From an optimization exercise on the open Yosys and OpenROAD flow, aimed at small area, a short achievable clock period and few clock cycles; shortcuts taken in it are not production practice.
Only simulation tests tie the RTL to the original design; equivalence was not proved.
Power and IR drop assume default switching activity.

**config.mk**
```make
export PLATFORM = sky130hd
export DESIGN_NAME = ATCONV
export DESIGN_NICKNAME = ATCONV
export VERILOG_FILES = /design/flow/design.v
export SDC_FILE = /design/flow/constraint.sdc
export NUM_CORES = 4
export LEC_CHECK = 0
export CAP_MARGIN = 20
export CORE_MARGIN = 2
export CORE_UTILIZATION = 40
export SLEW_MARGIN = 20
```
**constraint.sdc**
```tcl
create_clock -name core_clock -period 10.0 [get_ports {clk}]
set_input_delay 2.0000 -clock core_clock [delete_from_list [all_inputs] [get_ports {clk}]]
set_output_delay 2.0000 -clock core_clock [all_outputs]
set_load 0.01 [all_outputs]
```
**design.v**
```verilog
`timescale 1ns/10ps
module  ATCONV(
            input		clk,
            input		reset,
            output	reg	busy,
            input		ready,
            output reg	[11:0]	iaddr,
            input signed [12:0]	idata,
            output	reg 	cwr,
            output  reg	[11:0]	caddr_wr,
            output reg 	[12:0] 	cdata_wr,
            output	reg 	crd,
            output reg	[11:0] 	caddr_rd,
            input 	[12:0] 	cdata_rd,
            output reg 	csel
        );
reg [3:0] count; 
reg [12:0] addr; 
reg [1:0] CurrentState, NextState;
reg [9:0] max_pooling_addr;
reg signed [29:0] sum; 
wire signed [29:0] a;
reg signed [12:0] pixels;
reg signed [12:0] kernel;
assign a = pixels*kernel;
reg signed [12:0] data_temp_1 [5:0];
reg signed [12:0] data_temp_2 [5:0];
wire signed [29:0] temp1a;
wire signed [29:0] temp2a;
assign temp1a = -($signed({{17{data_temp_1[0][12]}},data_temp_1[0]}) + ($signed({{17{data_temp_1[1][12]}},data_temp_1[1]}) <<< 1)
                + ($signed({{17{data_temp_1[2][12]}},data_temp_1[2]}) <<< 2) - ($signed({{17{data_temp_1[3][12]}},data_temp_1[3]}) <<< 4)
                + $signed({{17{data_temp_1[4][12]}},data_temp_1[4]}) + ($signed({{17{data_temp_1[5][12]}},data_temp_1[5]}) <<< 1));
assign temp2a = -($signed({{17{data_temp_2[0][12]}},data_temp_2[0]}) + ($signed({{17{data_temp_2[1][12]}},data_temp_2[1]}) <<< 1)
                + ($signed({{17{data_temp_2[2][12]}},data_temp_2[2]}) <<< 2) - ($signed({{17{data_temp_2[3][12]}},data_temp_2[3]}) <<< 4)
                + $signed({{17{data_temp_2[4][12]}},data_temp_2[4]}) + ($signed({{17{data_temp_2[5][12]}},data_temp_2[5]}) <<< 1));
reg signed [12:0] cmpMax;
reg signed [12:0] temp;
wire need_swap;
assign need_swap = temp > cmpMax;
wire [12:0] addr2 = addr + 1;
wire [12:0] addr3 = addr + 64;
wire [12:0] addr4 = addr + 65;
parameter Initialize=0;
parameter Convolutional=1;
parameter Max_pooling=2;
parameter ok=3;
parameter Bias = {13'b1111111111111,13'h1FF4,4'd0};
always@(posedge clk or posedge reset)
begin
    if(reset)
    begin
        busy <= 0;
        cwr <= 0;
        crd <= 0;
        CurrentState <= Initialize;
    end
    else if(ready)
    begin
        busy <= 1;
        iaddr <= 0;
        cwr <= 0;
        crd <= 0;
        caddr_wr <= 0;
        cdata_wr <= 0;
        caddr_rd <= 0;
        CurrentState <= Convolutional;
        count <= 0;
        addr <= 0;
        sum <= 0;
        max_pooling_addr <= 0;
        temp <= 0;
        data_temp_1[0] <= 0;
        data_temp_1[1] <= 0;
        data_temp_1[2] <= 0;
        data_temp_1[3] <= 0;
        data_temp_1[4] <= 0;
        data_temp_1[5] <= 0;
        data_temp_2[0] <= 0;
        data_temp_2[1] <= 0;
        data_temp_2[2] <= 0;
        data_temp_2[3] <= 0;
        data_temp_2[4] <= 0;
        data_temp_2[5] <= 0;
    end
    else
    begin
        CurrentState <= NextState;
        case(CurrentState)
            Initialize:
            begin
            end
            Convolutional:
            begin
                case(count)
                    0:
                    begin
                        count <= count + 1;
                        sum <= 0;
                        if(addr[11:6] == 6'd0 || addr[11:6] == 6'd1 || addr[5:0] == 6'd0 || addr[5:0] == 6'd1)
                        begin
                            if(addr == 0||addr == 1||addr == 64||addr == 65)
                                iaddr <= 0;
                            else if(addr[5:0] == 6'd0) 
                                iaddr <= addr - 128;
                            else if(addr[5:0] == 6'd1) 
                                iaddr <= addr - 129;
                            else if(addr[11:6] == 6'd0) 
                                iaddr <= addr - 2;
                            else  
                                iaddr <= addr - 66;
                        end
                        else
                            iaddr <= addr - 130;
                    end
                    1:
                    begin
                        count <= count + 1;
                        pixels <= idata;
                        kernel <= 13'h1FFF;
                        if(addr[11:6] == 6'd0) 
                            iaddr <= addr;
                        else if(addr[11:6] == 6'd1) 
                            iaddr <= addr - 64;
                        else
                            iaddr <= addr - 128;
                    end
                    2:
                    begin
                        count <= count + 1;
                        kernel <= 13'h1FFE;
                        sum <= a;
                        pixels <= idata;
                        if(addr[11:6] == 6'd0 || addr[11:6] == 6'd1 || addr[5:0] == 6'd62 || addr[5:0] == 6'd63)
                        begin
                            if(addr == 62||addr == 63||addr == 126||addr == 127)
                                iaddr <= 63;
                            else if(addr[5:0] == 6'd63) 
                                iaddr <= addr - 128;
                            else if(addr[5:0] == 6'd62) 
                                iaddr <= addr - 127;
                            else if(addr[11:6] == 6'd0) 
                                iaddr <= addr + 2;
                            else  
                                iaddr <= addr - 62;
                        end
                        else
                            iaddr <= addr - 126;
                        if(addr[5:0] == 6'd0)
                        begin
                            data_temp_2[0] <= idata;
                        end
                        else if(addr[5:0] == 6'd1)
                        begin
                            data_temp_1[0] <= idata;
                        end
                    end
                    3:
                    begin
                        kernel <= 13'h1FFF;
                        pixels <= idata;
                        if(addr[5:0] == 6'd0)
                        begin
                            data_temp_2[1] <= idata;
                            sum <= sum + a;
                            count <= count + 1;
                            if(addr[5:0] == 6'd0) 
                                iaddr <= addr;
                            else if(addr[5:0] == 6'd1) 
                                iaddr <= addr - 1;
                            else
                                iaddr <= addr - 2;
                        end
                        else if(addr[5:0] == 6'd1)
                        begin
                            data_temp_1[1] <= idata;
                            sum <= sum + a;
                            count <= count + 1;
                            if(addr[5:0] == 6'd0) 
                                iaddr <= addr;
                            else if(addr[5:0] == 6'd1) 
                                iaddr <= addr - 1;
                            else
                                iaddr <= addr - 2;
                        end
                        else if(addr[0])
                        begin
                            data_temp_1[0] <= data_temp_1[1];
                            data_temp_1[1] <= idata;
                            sum <= temp1a;
                            count <= count + 3;
                            if(addr[5:0] == 6'd62) 
                                iaddr <= addr + 1;
                            else if(addr[5:0] == 6'd63) 
                                iaddr <= addr;
                            else
                                iaddr <= addr + 2;
                        end
                        else
                        begin
                            data_temp_2[0] <= data_temp_2[1];
                            data_temp_2[1] <= idata;
                            sum <= temp2a;
                            count <= count + 3;
                            if(addr[5:0] == 6'd62) 
                                iaddr <= addr + 1;
                            else if(addr[5:0] == 6'd63) 
                                iaddr <= addr;
                            else
                                iaddr <= addr + 2;
                        end
                    end
                    4:
                    begin
                        count <= count + 1;
                        kernel <= 13'h1FFC;
                        sum <= sum + a;
                        pixels <= idata;
                        iaddr <= addr;
                    end
                    5:
                    begin
                        count <= count + 1;
                        kernel <= 13'h0010;
                        sum <= sum + a;
                        pixels <= idata;
                        if(addr[5:0] == 6'd62) 
                            iaddr <= addr + 1;
                        else if(addr[5:0] == 6'd63) 
                            iaddr <= addr;
                        else
                            iaddr <= addr + 2;
                        if(addr[5:0] == 6'd0)
                        begin
                            data_temp_2[2] <= idata;
                        end
                        else if(addr[5:0] == 6'd1)
                        begin
                            data_temp_1[2] <= idata;
                        end
                    end
                    6:
                    begin
                        kernel <= 13'h1FFC;
                        sum <= sum + a;
                        pixels <= idata;
                        if(addr[5:0] == 6'd0)
                        begin
                            data_temp_2[3] <= idata;
                            count <= count + 1;
                            if(addr[11:6] == 6'd62 || addr[11:6] == 6'd63 || addr[5:0] == 6'd0 || addr[5:0] == 6'd1)
                            begin
                                if(addr == 3968||addr == 3969||addr == 4032||addr == 4033)
                                    iaddr <= 4032;
                                else if(addr[5:0] == 6'd0) 
                                    iaddr <= addr + 128;
                                else if(addr[5:0] == 6'd1) 
                                    iaddr <= addr + 127;
                                else if(addr[11:6] == 6'd62) 
                                    iaddr <= addr + 62;
                                else  
                                    iaddr <= addr - 2;
                            end
                            else
                                iaddr <= addr + 126;
                        end
                        else if(addr[5:0] == 6'd1)
                        begin
                            data_temp_1[3] <= idata;
                            count <= count + 1;
                            if(addr[11:6] == 6'd62 || addr[11:6] == 6'd63 || addr[5:0] == 6'd0 || addr[5:0] == 6'd1)
                            begin
                                if(addr == 3968||addr == 3969||addr == 4032||addr == 4033)
                                    iaddr <= 4032;
                                else if(addr[5:0] == 6'd0) 
                                    iaddr <= addr + 128;
                                else if(addr[5:0] == 6'd1) 
                                    iaddr <= addr + 127;
                                else if(addr[11:6] == 6'd62) 
                                    iaddr <= addr + 62;
                                else  
                                    iaddr <= addr - 2;
                            end
                            else
                                iaddr <= addr + 126;
                        end
                        else if(addr[0])
                        begin
                            data_temp_1[2] <= data_temp_1[3];
                            data_temp_1[3] <= idata;
                            count <= count + 3;
                            if(addr[11:6] == 6'd62 || addr[11:6] == 6'd63 || addr[5:0] == 6'd62 || addr[5:0] == 6'd63)
                            begin
                                if(addr == 4030||addr == 4031||addr == 4094||addr == 4095)
                                    iaddr <= 4095;
                                else if(addr[5:0] == 6'd62) 
                                    iaddr <= addr + 129;
                                else if(addr[5:0] == 6'd63) 
                                    iaddr <= addr + 128;
                                else if(addr[11:6] == 6'd62) 
                                    iaddr <= addr + 66;
                                else  
                                    iaddr <= addr + 2;
                            end
                            else
                                iaddr <= addr + 130;
                        end
                        else
                        begin
                            data_temp_2[2] <= data_temp_2[3];
                            data_temp_2[3] <= idata;
                            count <= count + 3;
                            if(addr[11:6] == 6'd62 || addr[11:6] == 6'd63 || addr[5:0] == 6'd62 || addr[5:0] == 6'd63)
                            begin
                                if(addr == 4030||addr == 4031||addr == 4094||addr == 4095)
                                    iaddr <= 4095;
                                else if(addr[5:0] == 6'd62) 
                                    iaddr <= addr + 129;
                                else if(addr[5:0] == 6'd63) 
                                    iaddr <= addr + 128;
                                else if(addr[11:6] == 6'd62) 
                                    iaddr <= addr + 66;
                                else  
                                    iaddr <= addr + 2;
                            end
                            else
                                iaddr <= addr + 130;
                        end
                    end
                    7:
                    begin
                        count <= count + 1;
                        kernel <= 13'h1FFF;
                        sum <= sum + a;
                        pixels <= idata;
                        if(addr[11:6] == 6'd62) 
                            iaddr <= addr + 64;
                        else if(addr[11:6] == 6'd63) 
                            iaddr <= addr;
                        else
                            iaddr <= addr + 128;
                    end
                    8:
                    begin
                        count <= count + 1;
                        kernel <= 13'h1FFE;
                        sum <= sum + a;
                        pixels <= idata;
                        if(addr[11:6] == 6'd62 || addr[11:6] == 6'd63 || addr[5:0] == 6'd62 || addr[5:0] == 6'd63)
                        begin
                            if(addr == 4030||addr == 4031||addr == 4094||addr == 4095)
                                iaddr <= 4095;
                            else if(addr[5:0] == 6'd62) 
                                iaddr <= addr + 129;
                            else if(addr[5:0] == 6'd63) 
                                iaddr <= addr + 128;
                            else if(addr[11:6] == 6'd62) 
                                iaddr <= addr + 66;
                            else  
                                iaddr <= addr + 2;
                        end
                        else
                            iaddr <= addr + 130;
                        if(addr[5:0] == 6'd0)
                        begin
                            data_temp_2[4] <= idata;
                        end
                        else if(addr[5:0] == 6'd1)
                        begin
                            data_temp_1[4] <= idata;
                        end
                    end
                    9:
                    begin
                        count <= count + 1;
                        kernel <= 13'h1FFF;
                        sum <= sum + a;
                        pixels <= idata;
                        if(addr[5:0] == 6'd0)
                        begin
                            data_temp_2[5] <= idata;
                        end
                        else if(addr[5:0] == 6'd1)
                        begin
                            data_temp_1[5] <= idata;
                        end
                        else if(addr[0])
                        begin
                            data_temp_1[4] <= data_temp_1[5];
                            data_temp_1[5] <= idata;
                        end
                        else
                        begin
                            data_temp_2[4] <= data_temp_2[5];
                            data_temp_2[5] <= idata;
                        end
                    end
                    10:
                    begin
                        count <= count + 1;
                        sum <= sum + a;
                    end
                    11:
                    begin
                        count <= count + 1;
                        sum <= sum + Bias;
                    end
                    12:
                    begin
                        count <= count + 1;
                        if(sum[29])
                        begin
                            cdata_wr <= 0;
                        end
                        else
                        begin
                            cdata_wr <= sum[16:4];
                        end
                        csel <= 0;
                        cwr <= 1;
                        caddr_wr <= addr;
                    end
                    13:
                    begin
                        cwr <= 0;
                        if(addr == 4095)
                        begin
                            count <= 0;
                            addr <= 0;
                        end
                        else if(addr[5:0] == 6'd63 || addr[5:0] == 6'd0)
                        begin
                            count <= 0;
                            addr <= addr + 1;
                        end
                        else
                        begin
                            count <= 3;
                            addr <= addr + 1;
                            if(addr[11:6] == 6'd0 || addr[11:6] == 6'd1 || addr[5:0] == 6'd61 || addr[5:0] == 6'd62)
                            begin
                                if(addr == 61 ||addr == 62||addr == 125||addr == 126)
                                    iaddr <= 63;
                                else if(addr[5:0] == 6'd61) 
                                    iaddr <= addr - 126;
                                else if(addr[5:0] == 6'd62) 
                                    iaddr <= addr - 127;
                                else if(addr[11:6] == 6'd0) 
                                    iaddr <= addr + 3;
                                else  
                                    iaddr <= addr - 61;
                            end
                            else
                                iaddr <= addr - 125;
                        end
                    end
                    default:
                    begin
                        count <= count + 1;
                    end
                endcase
            end
            Max_pooling:
            begin
                count <= count + 1;
                case(count)
                    0:
                    begin
                        crd <= 1;
                        caddr_rd <= addr;
                        csel <= 0;
                    end
                    1:
                    begin
                        cmpMax <= cdata_rd;
                        caddr_rd <= addr2; 
                    end
                    2:
                    begin
                        temp <= cdata_rd;
                        caddr_rd <= addr3;  
                    end
                    3:
                    begin
                        temp <= cdata_rd;
                        if(need_swap)
                            cmpMax <= temp;
                        caddr_rd <= addr4; 
                    end
                    4:
                    begin
                        temp <= cdata_rd;
                        if(need_swap)
                            cmpMax <= temp;
                    end
                    5:
                    begin
                        if(need_swap)
                            cmpMax <= temp;
                    end
                    6:
                    begin
                        if(cmpMax[3:0] > 4'b0)
                            cmpMax <= cmpMax + 13'd16;
                    end
                    7:
                    begin
                        cwr <= 1;
                        caddr_wr <= max_pooling_addr;
                        cdata_wr <={cmpMax[12:4],4'd0};
                        csel <= 1;
                    end
                    8:
                    begin
                        if(addr[5:0] == 6'd62)
                        begin
                            addr <= addr + 66;
                        end
                        else
                        begin
                            addr <= addr + 2;
                        end
                        count <= 0;
                        cwr <= 0;
                        max_pooling_addr <= max_pooling_addr + 1;
                    end
                    default:
                    begin
                    end
                endcase
            end
            ok:
            begin
                busy <= 0;
            end
        endcase
    end
end
always@(*)
begin
    case(CurrentState)
        Initialize:
        begin
            NextState = CurrentState;
        end
        Convolutional:
        begin
            if(count == 13 && addr == 4095)
                NextState = Max_pooling;
            else
                NextState = Convolutional;
        end
        Max_pooling:
        begin
            if(addr == 4096)
                NextState = ok;
            else
                NextState = Max_pooling;
        end
        ok:
        begin
            NextState = CurrentState;
        end
    endcase
end
endmodule
```
**run.sh**
```bash
#!/bin/bash
# synth_recipe.tcl (not shown) runs the flow's synth.tcl, then flattens the netlist and writes it again
# the make line also repeats each setting of config.mk as NAME=value (left out here)
make -C /OpenROAD-flow-scripts/flow DESIGN_CONFIG=/design/flow/config.mk WORK_HOME=/design/flow/orfs CLKGATE_MAP_FILE= SYNTH_SCRIPT=/design/flow/synth_recipe.tcl finish
```
==> impl_results.md <==
* Setup tns final at 0 ns
* Gr busiest metal: met2
* Top library cells by usage in the layout, fill and taps aside: sky130_fd_sc_hd__nand2_1 (337), sky130_fd_sc_hd__inv_1 (333), sky130_fd_sc_hd__edfxtp_1 (305), sky130_fd_sc_hd__a21oi_1 (299), sky130_fd_sc_hd__fa_1 (235)
* Most common cell after layout, fill and taps aside: sky130_fd_sc_hd__nand2_1
* Primary FF master, synth: sky130_fd_sc_hd__edfxtp_1
* Count of unresolved DRC violations after routing at 0
* Count of inverters other than clock inverters in the layout at 342
* Sw frac at 49.1%
* Data required time at the worst endpoint at 10.31 ns
* Unrepaired setup endpoints after global routing: false
* Finished Layout Cells at 4220
* Io pins at 82
* Final weighted congestion of routability-driven global placement at 0.979
* Slowest CP cell: sky130_fd_sc_hd__fa_1
* Dominant cell type by count on the critical path: sky130_fd_sc_hd__fa_1
* Relative contribution of the clock network to total power at 12.1%
* CTS Buffer Depth at 3
* Critical Path Sink: sum[29]
* Top cell category: multi-input gates
* Comb pwr at 0.00954 W
* Vias per Instance at about 5.9
* Status: no timing/DRC/antenna violations
* Net switching power of the design at 0.00629 W
* Total of endpoints with negative setup slack in the final report at 0
* Residual antenna-violating net count after detailed routing at 0
* Share of the yosys chip area belonging to registers at 31.0%
* Setup slack of the worst register-to-register path at about 1.6 ns
* First-pass GRT wire length at roughly 150 mm
* Worst reg2reg startpoint: kernel[11]
* Library cells used by synthesis at 91
* Transition time at the pin with the least slew margin at 1.17 ns
* Post_cts resized at 0
* Root Driver: sky130_fd_sc_hd__clkbuf_16
* Synth Warn # at 3
* Number of buffers added by the clock tree synthesis step at 38
* Worst path arrival time at 8.74 ns
* Bufs w/o clock at 136
* Final clock-cell share at 4.14%
* Dpl cells at 4151
* Peak supply drop at 0.550 mV
* Rel. slew slack at 22.0%
* Max Freq at 119 MHz
* Shortest clock period the worst path allows after layout at 8.42 ns
* Standard cell core area at 74300 um2
* Number of nets in the layout at 3703
* Class of the most critical hold timing path: reg -> reg
* Count of flip-flops with a built-in enable after synthesis at ~310
* CTS hold repair buffers at 0
* Cells on Worst Hold Path at 2
* Initial DRC count at 2599
* Power density of the placed cells at 386 nW/um2
* Startpoint of the worst hold path: busy
* Design Area, Final at 33200 um2
Testbench counts, summed over its fixed seeds: cycles 930,888.
## cell families after synthesis
logic type,count (synthesis),synth area share [%]
buffers and inverters,511,6.49
adders and majority gates,454,24.8
xor gates and xnor gates,187,5.47
and+or+nand+nor,866,13.3
muxes,18,0.614
AOI/OAI and AO/OA,869,18.3
DFF,310,31.0
## state kept, by name, indices dropped and copies added, names as in the netlist, 2 cells and up
signal / count
caddr_rd: 12
data_temp_2: 78
addr: 13
temp: 13
max_pooling_addr: 10
iaddr: 12
cdata_wr: 13
data_temp_1: 78
caddr_wr: 12
pixels: 13
cmpMax: 13
CurrentState: 2
kernel: 3
count: 4
sum: 30
## worst min-delay path, delay by kind of cell (launching register included)
family / cells / cell delay [ns]
flip-flops: 1 / 0.38
buffers and inverters: 1 / 0.05
AO/OA/AOI/OAI: 1 / 0.07
## cells in the mapped netlist (all sizes together), types with 45 or more instances
master  count
a21oi     302
nor3       59
nand2     338
o21ai     181
xor2       62
nor2b      45
inv       338
fa        235
ha        217
and2       49
clkbuf    125
nand3      54
xnor2     125
edfxtp    305
nor2      214
## metal layers
metal	vias to the layer above	part of all wire, %
met5	-	0
met4	0	3.5
met3	230	8.0
met2	1110	47
met1	12198	42
li1	11334	-
Figure 1. M3 wires.
Drawn at 2 px/um.
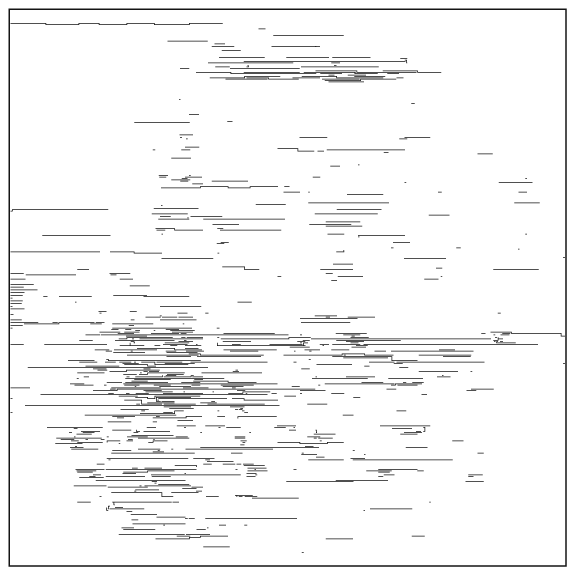
- wire length on this layer: 7750 um
- nets with wire on the layer: 335
- main direction: horizontal
- share of all routed wire: 8.0%
- longest straight run: 127 um

Figure 2. Clock nets.
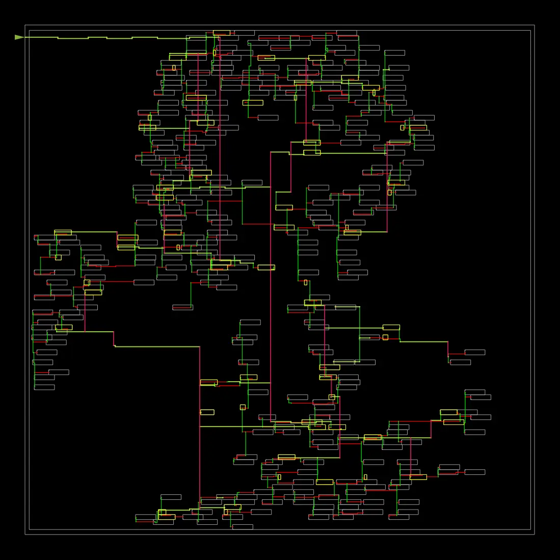
clock buffer count: 42
maximum clock skew at final layout: 0.0262 ns
Worst-Skew Late Latency: 0.58 ns

Figure 3. Gate-type map.
Drawn at 2 px/um.
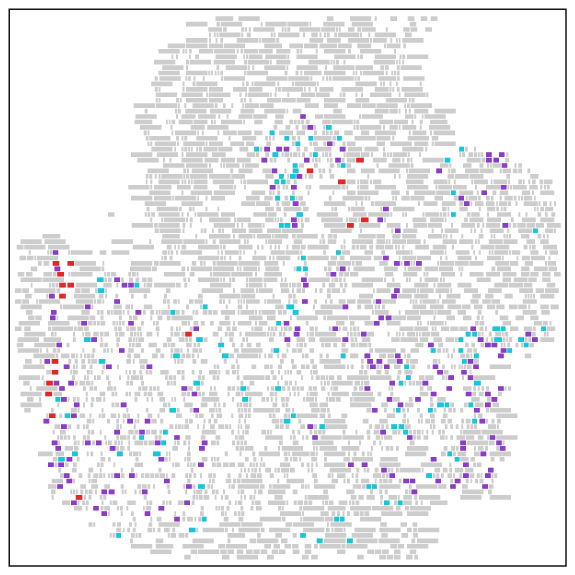
- cyan: AND-OR and OR-AND gates (cells 106; most used a21o_1)
- purple: XOR/XNOR gates (cells 187; most used xnor2_1)
- red: multiplexers (cells 18; most used mux2i_1)

Figure 4. Where the registers sit.
Drawn at 1.5 px/um. Other sequential cells in the stronger gray, the rest of the logic in the fainter gray.
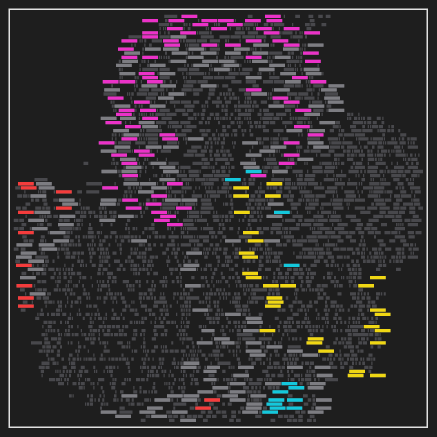
- yellow: sum (flops 30)
- magenta: data_temp_1 (flops 78)
- cyan: cdata_wr (flops 13)
- red: caddr_wr (flops 12)
- not colored: 177

==> port drivers added, routing unchanged <==
Ports are ideal in the flow. The routed layout listed here was re-timed in OpenROAD. Step 1 assumes that a clkbuf_16 drives the clock port and a buf_2 every other input. Step 2 moves the port delays by t, midway between the first and last clock arrival at a register: inputs arrive t later, outputs are due t later. That takes back most of the time a late clock gives input paths. Slacks: no drivers / after step 1 / after step 2; pairs: no drivers / after step 1.
t, ns: 0.631
setup WS [ns]: 1.577 / 1.577 / 1.577
worst setup path after step 2: register to register
After both steps this run still meets setup and hold. For this run, drivers alone change the setup slack by 0.000 ns; drivers and shift together by 0.000 ns.
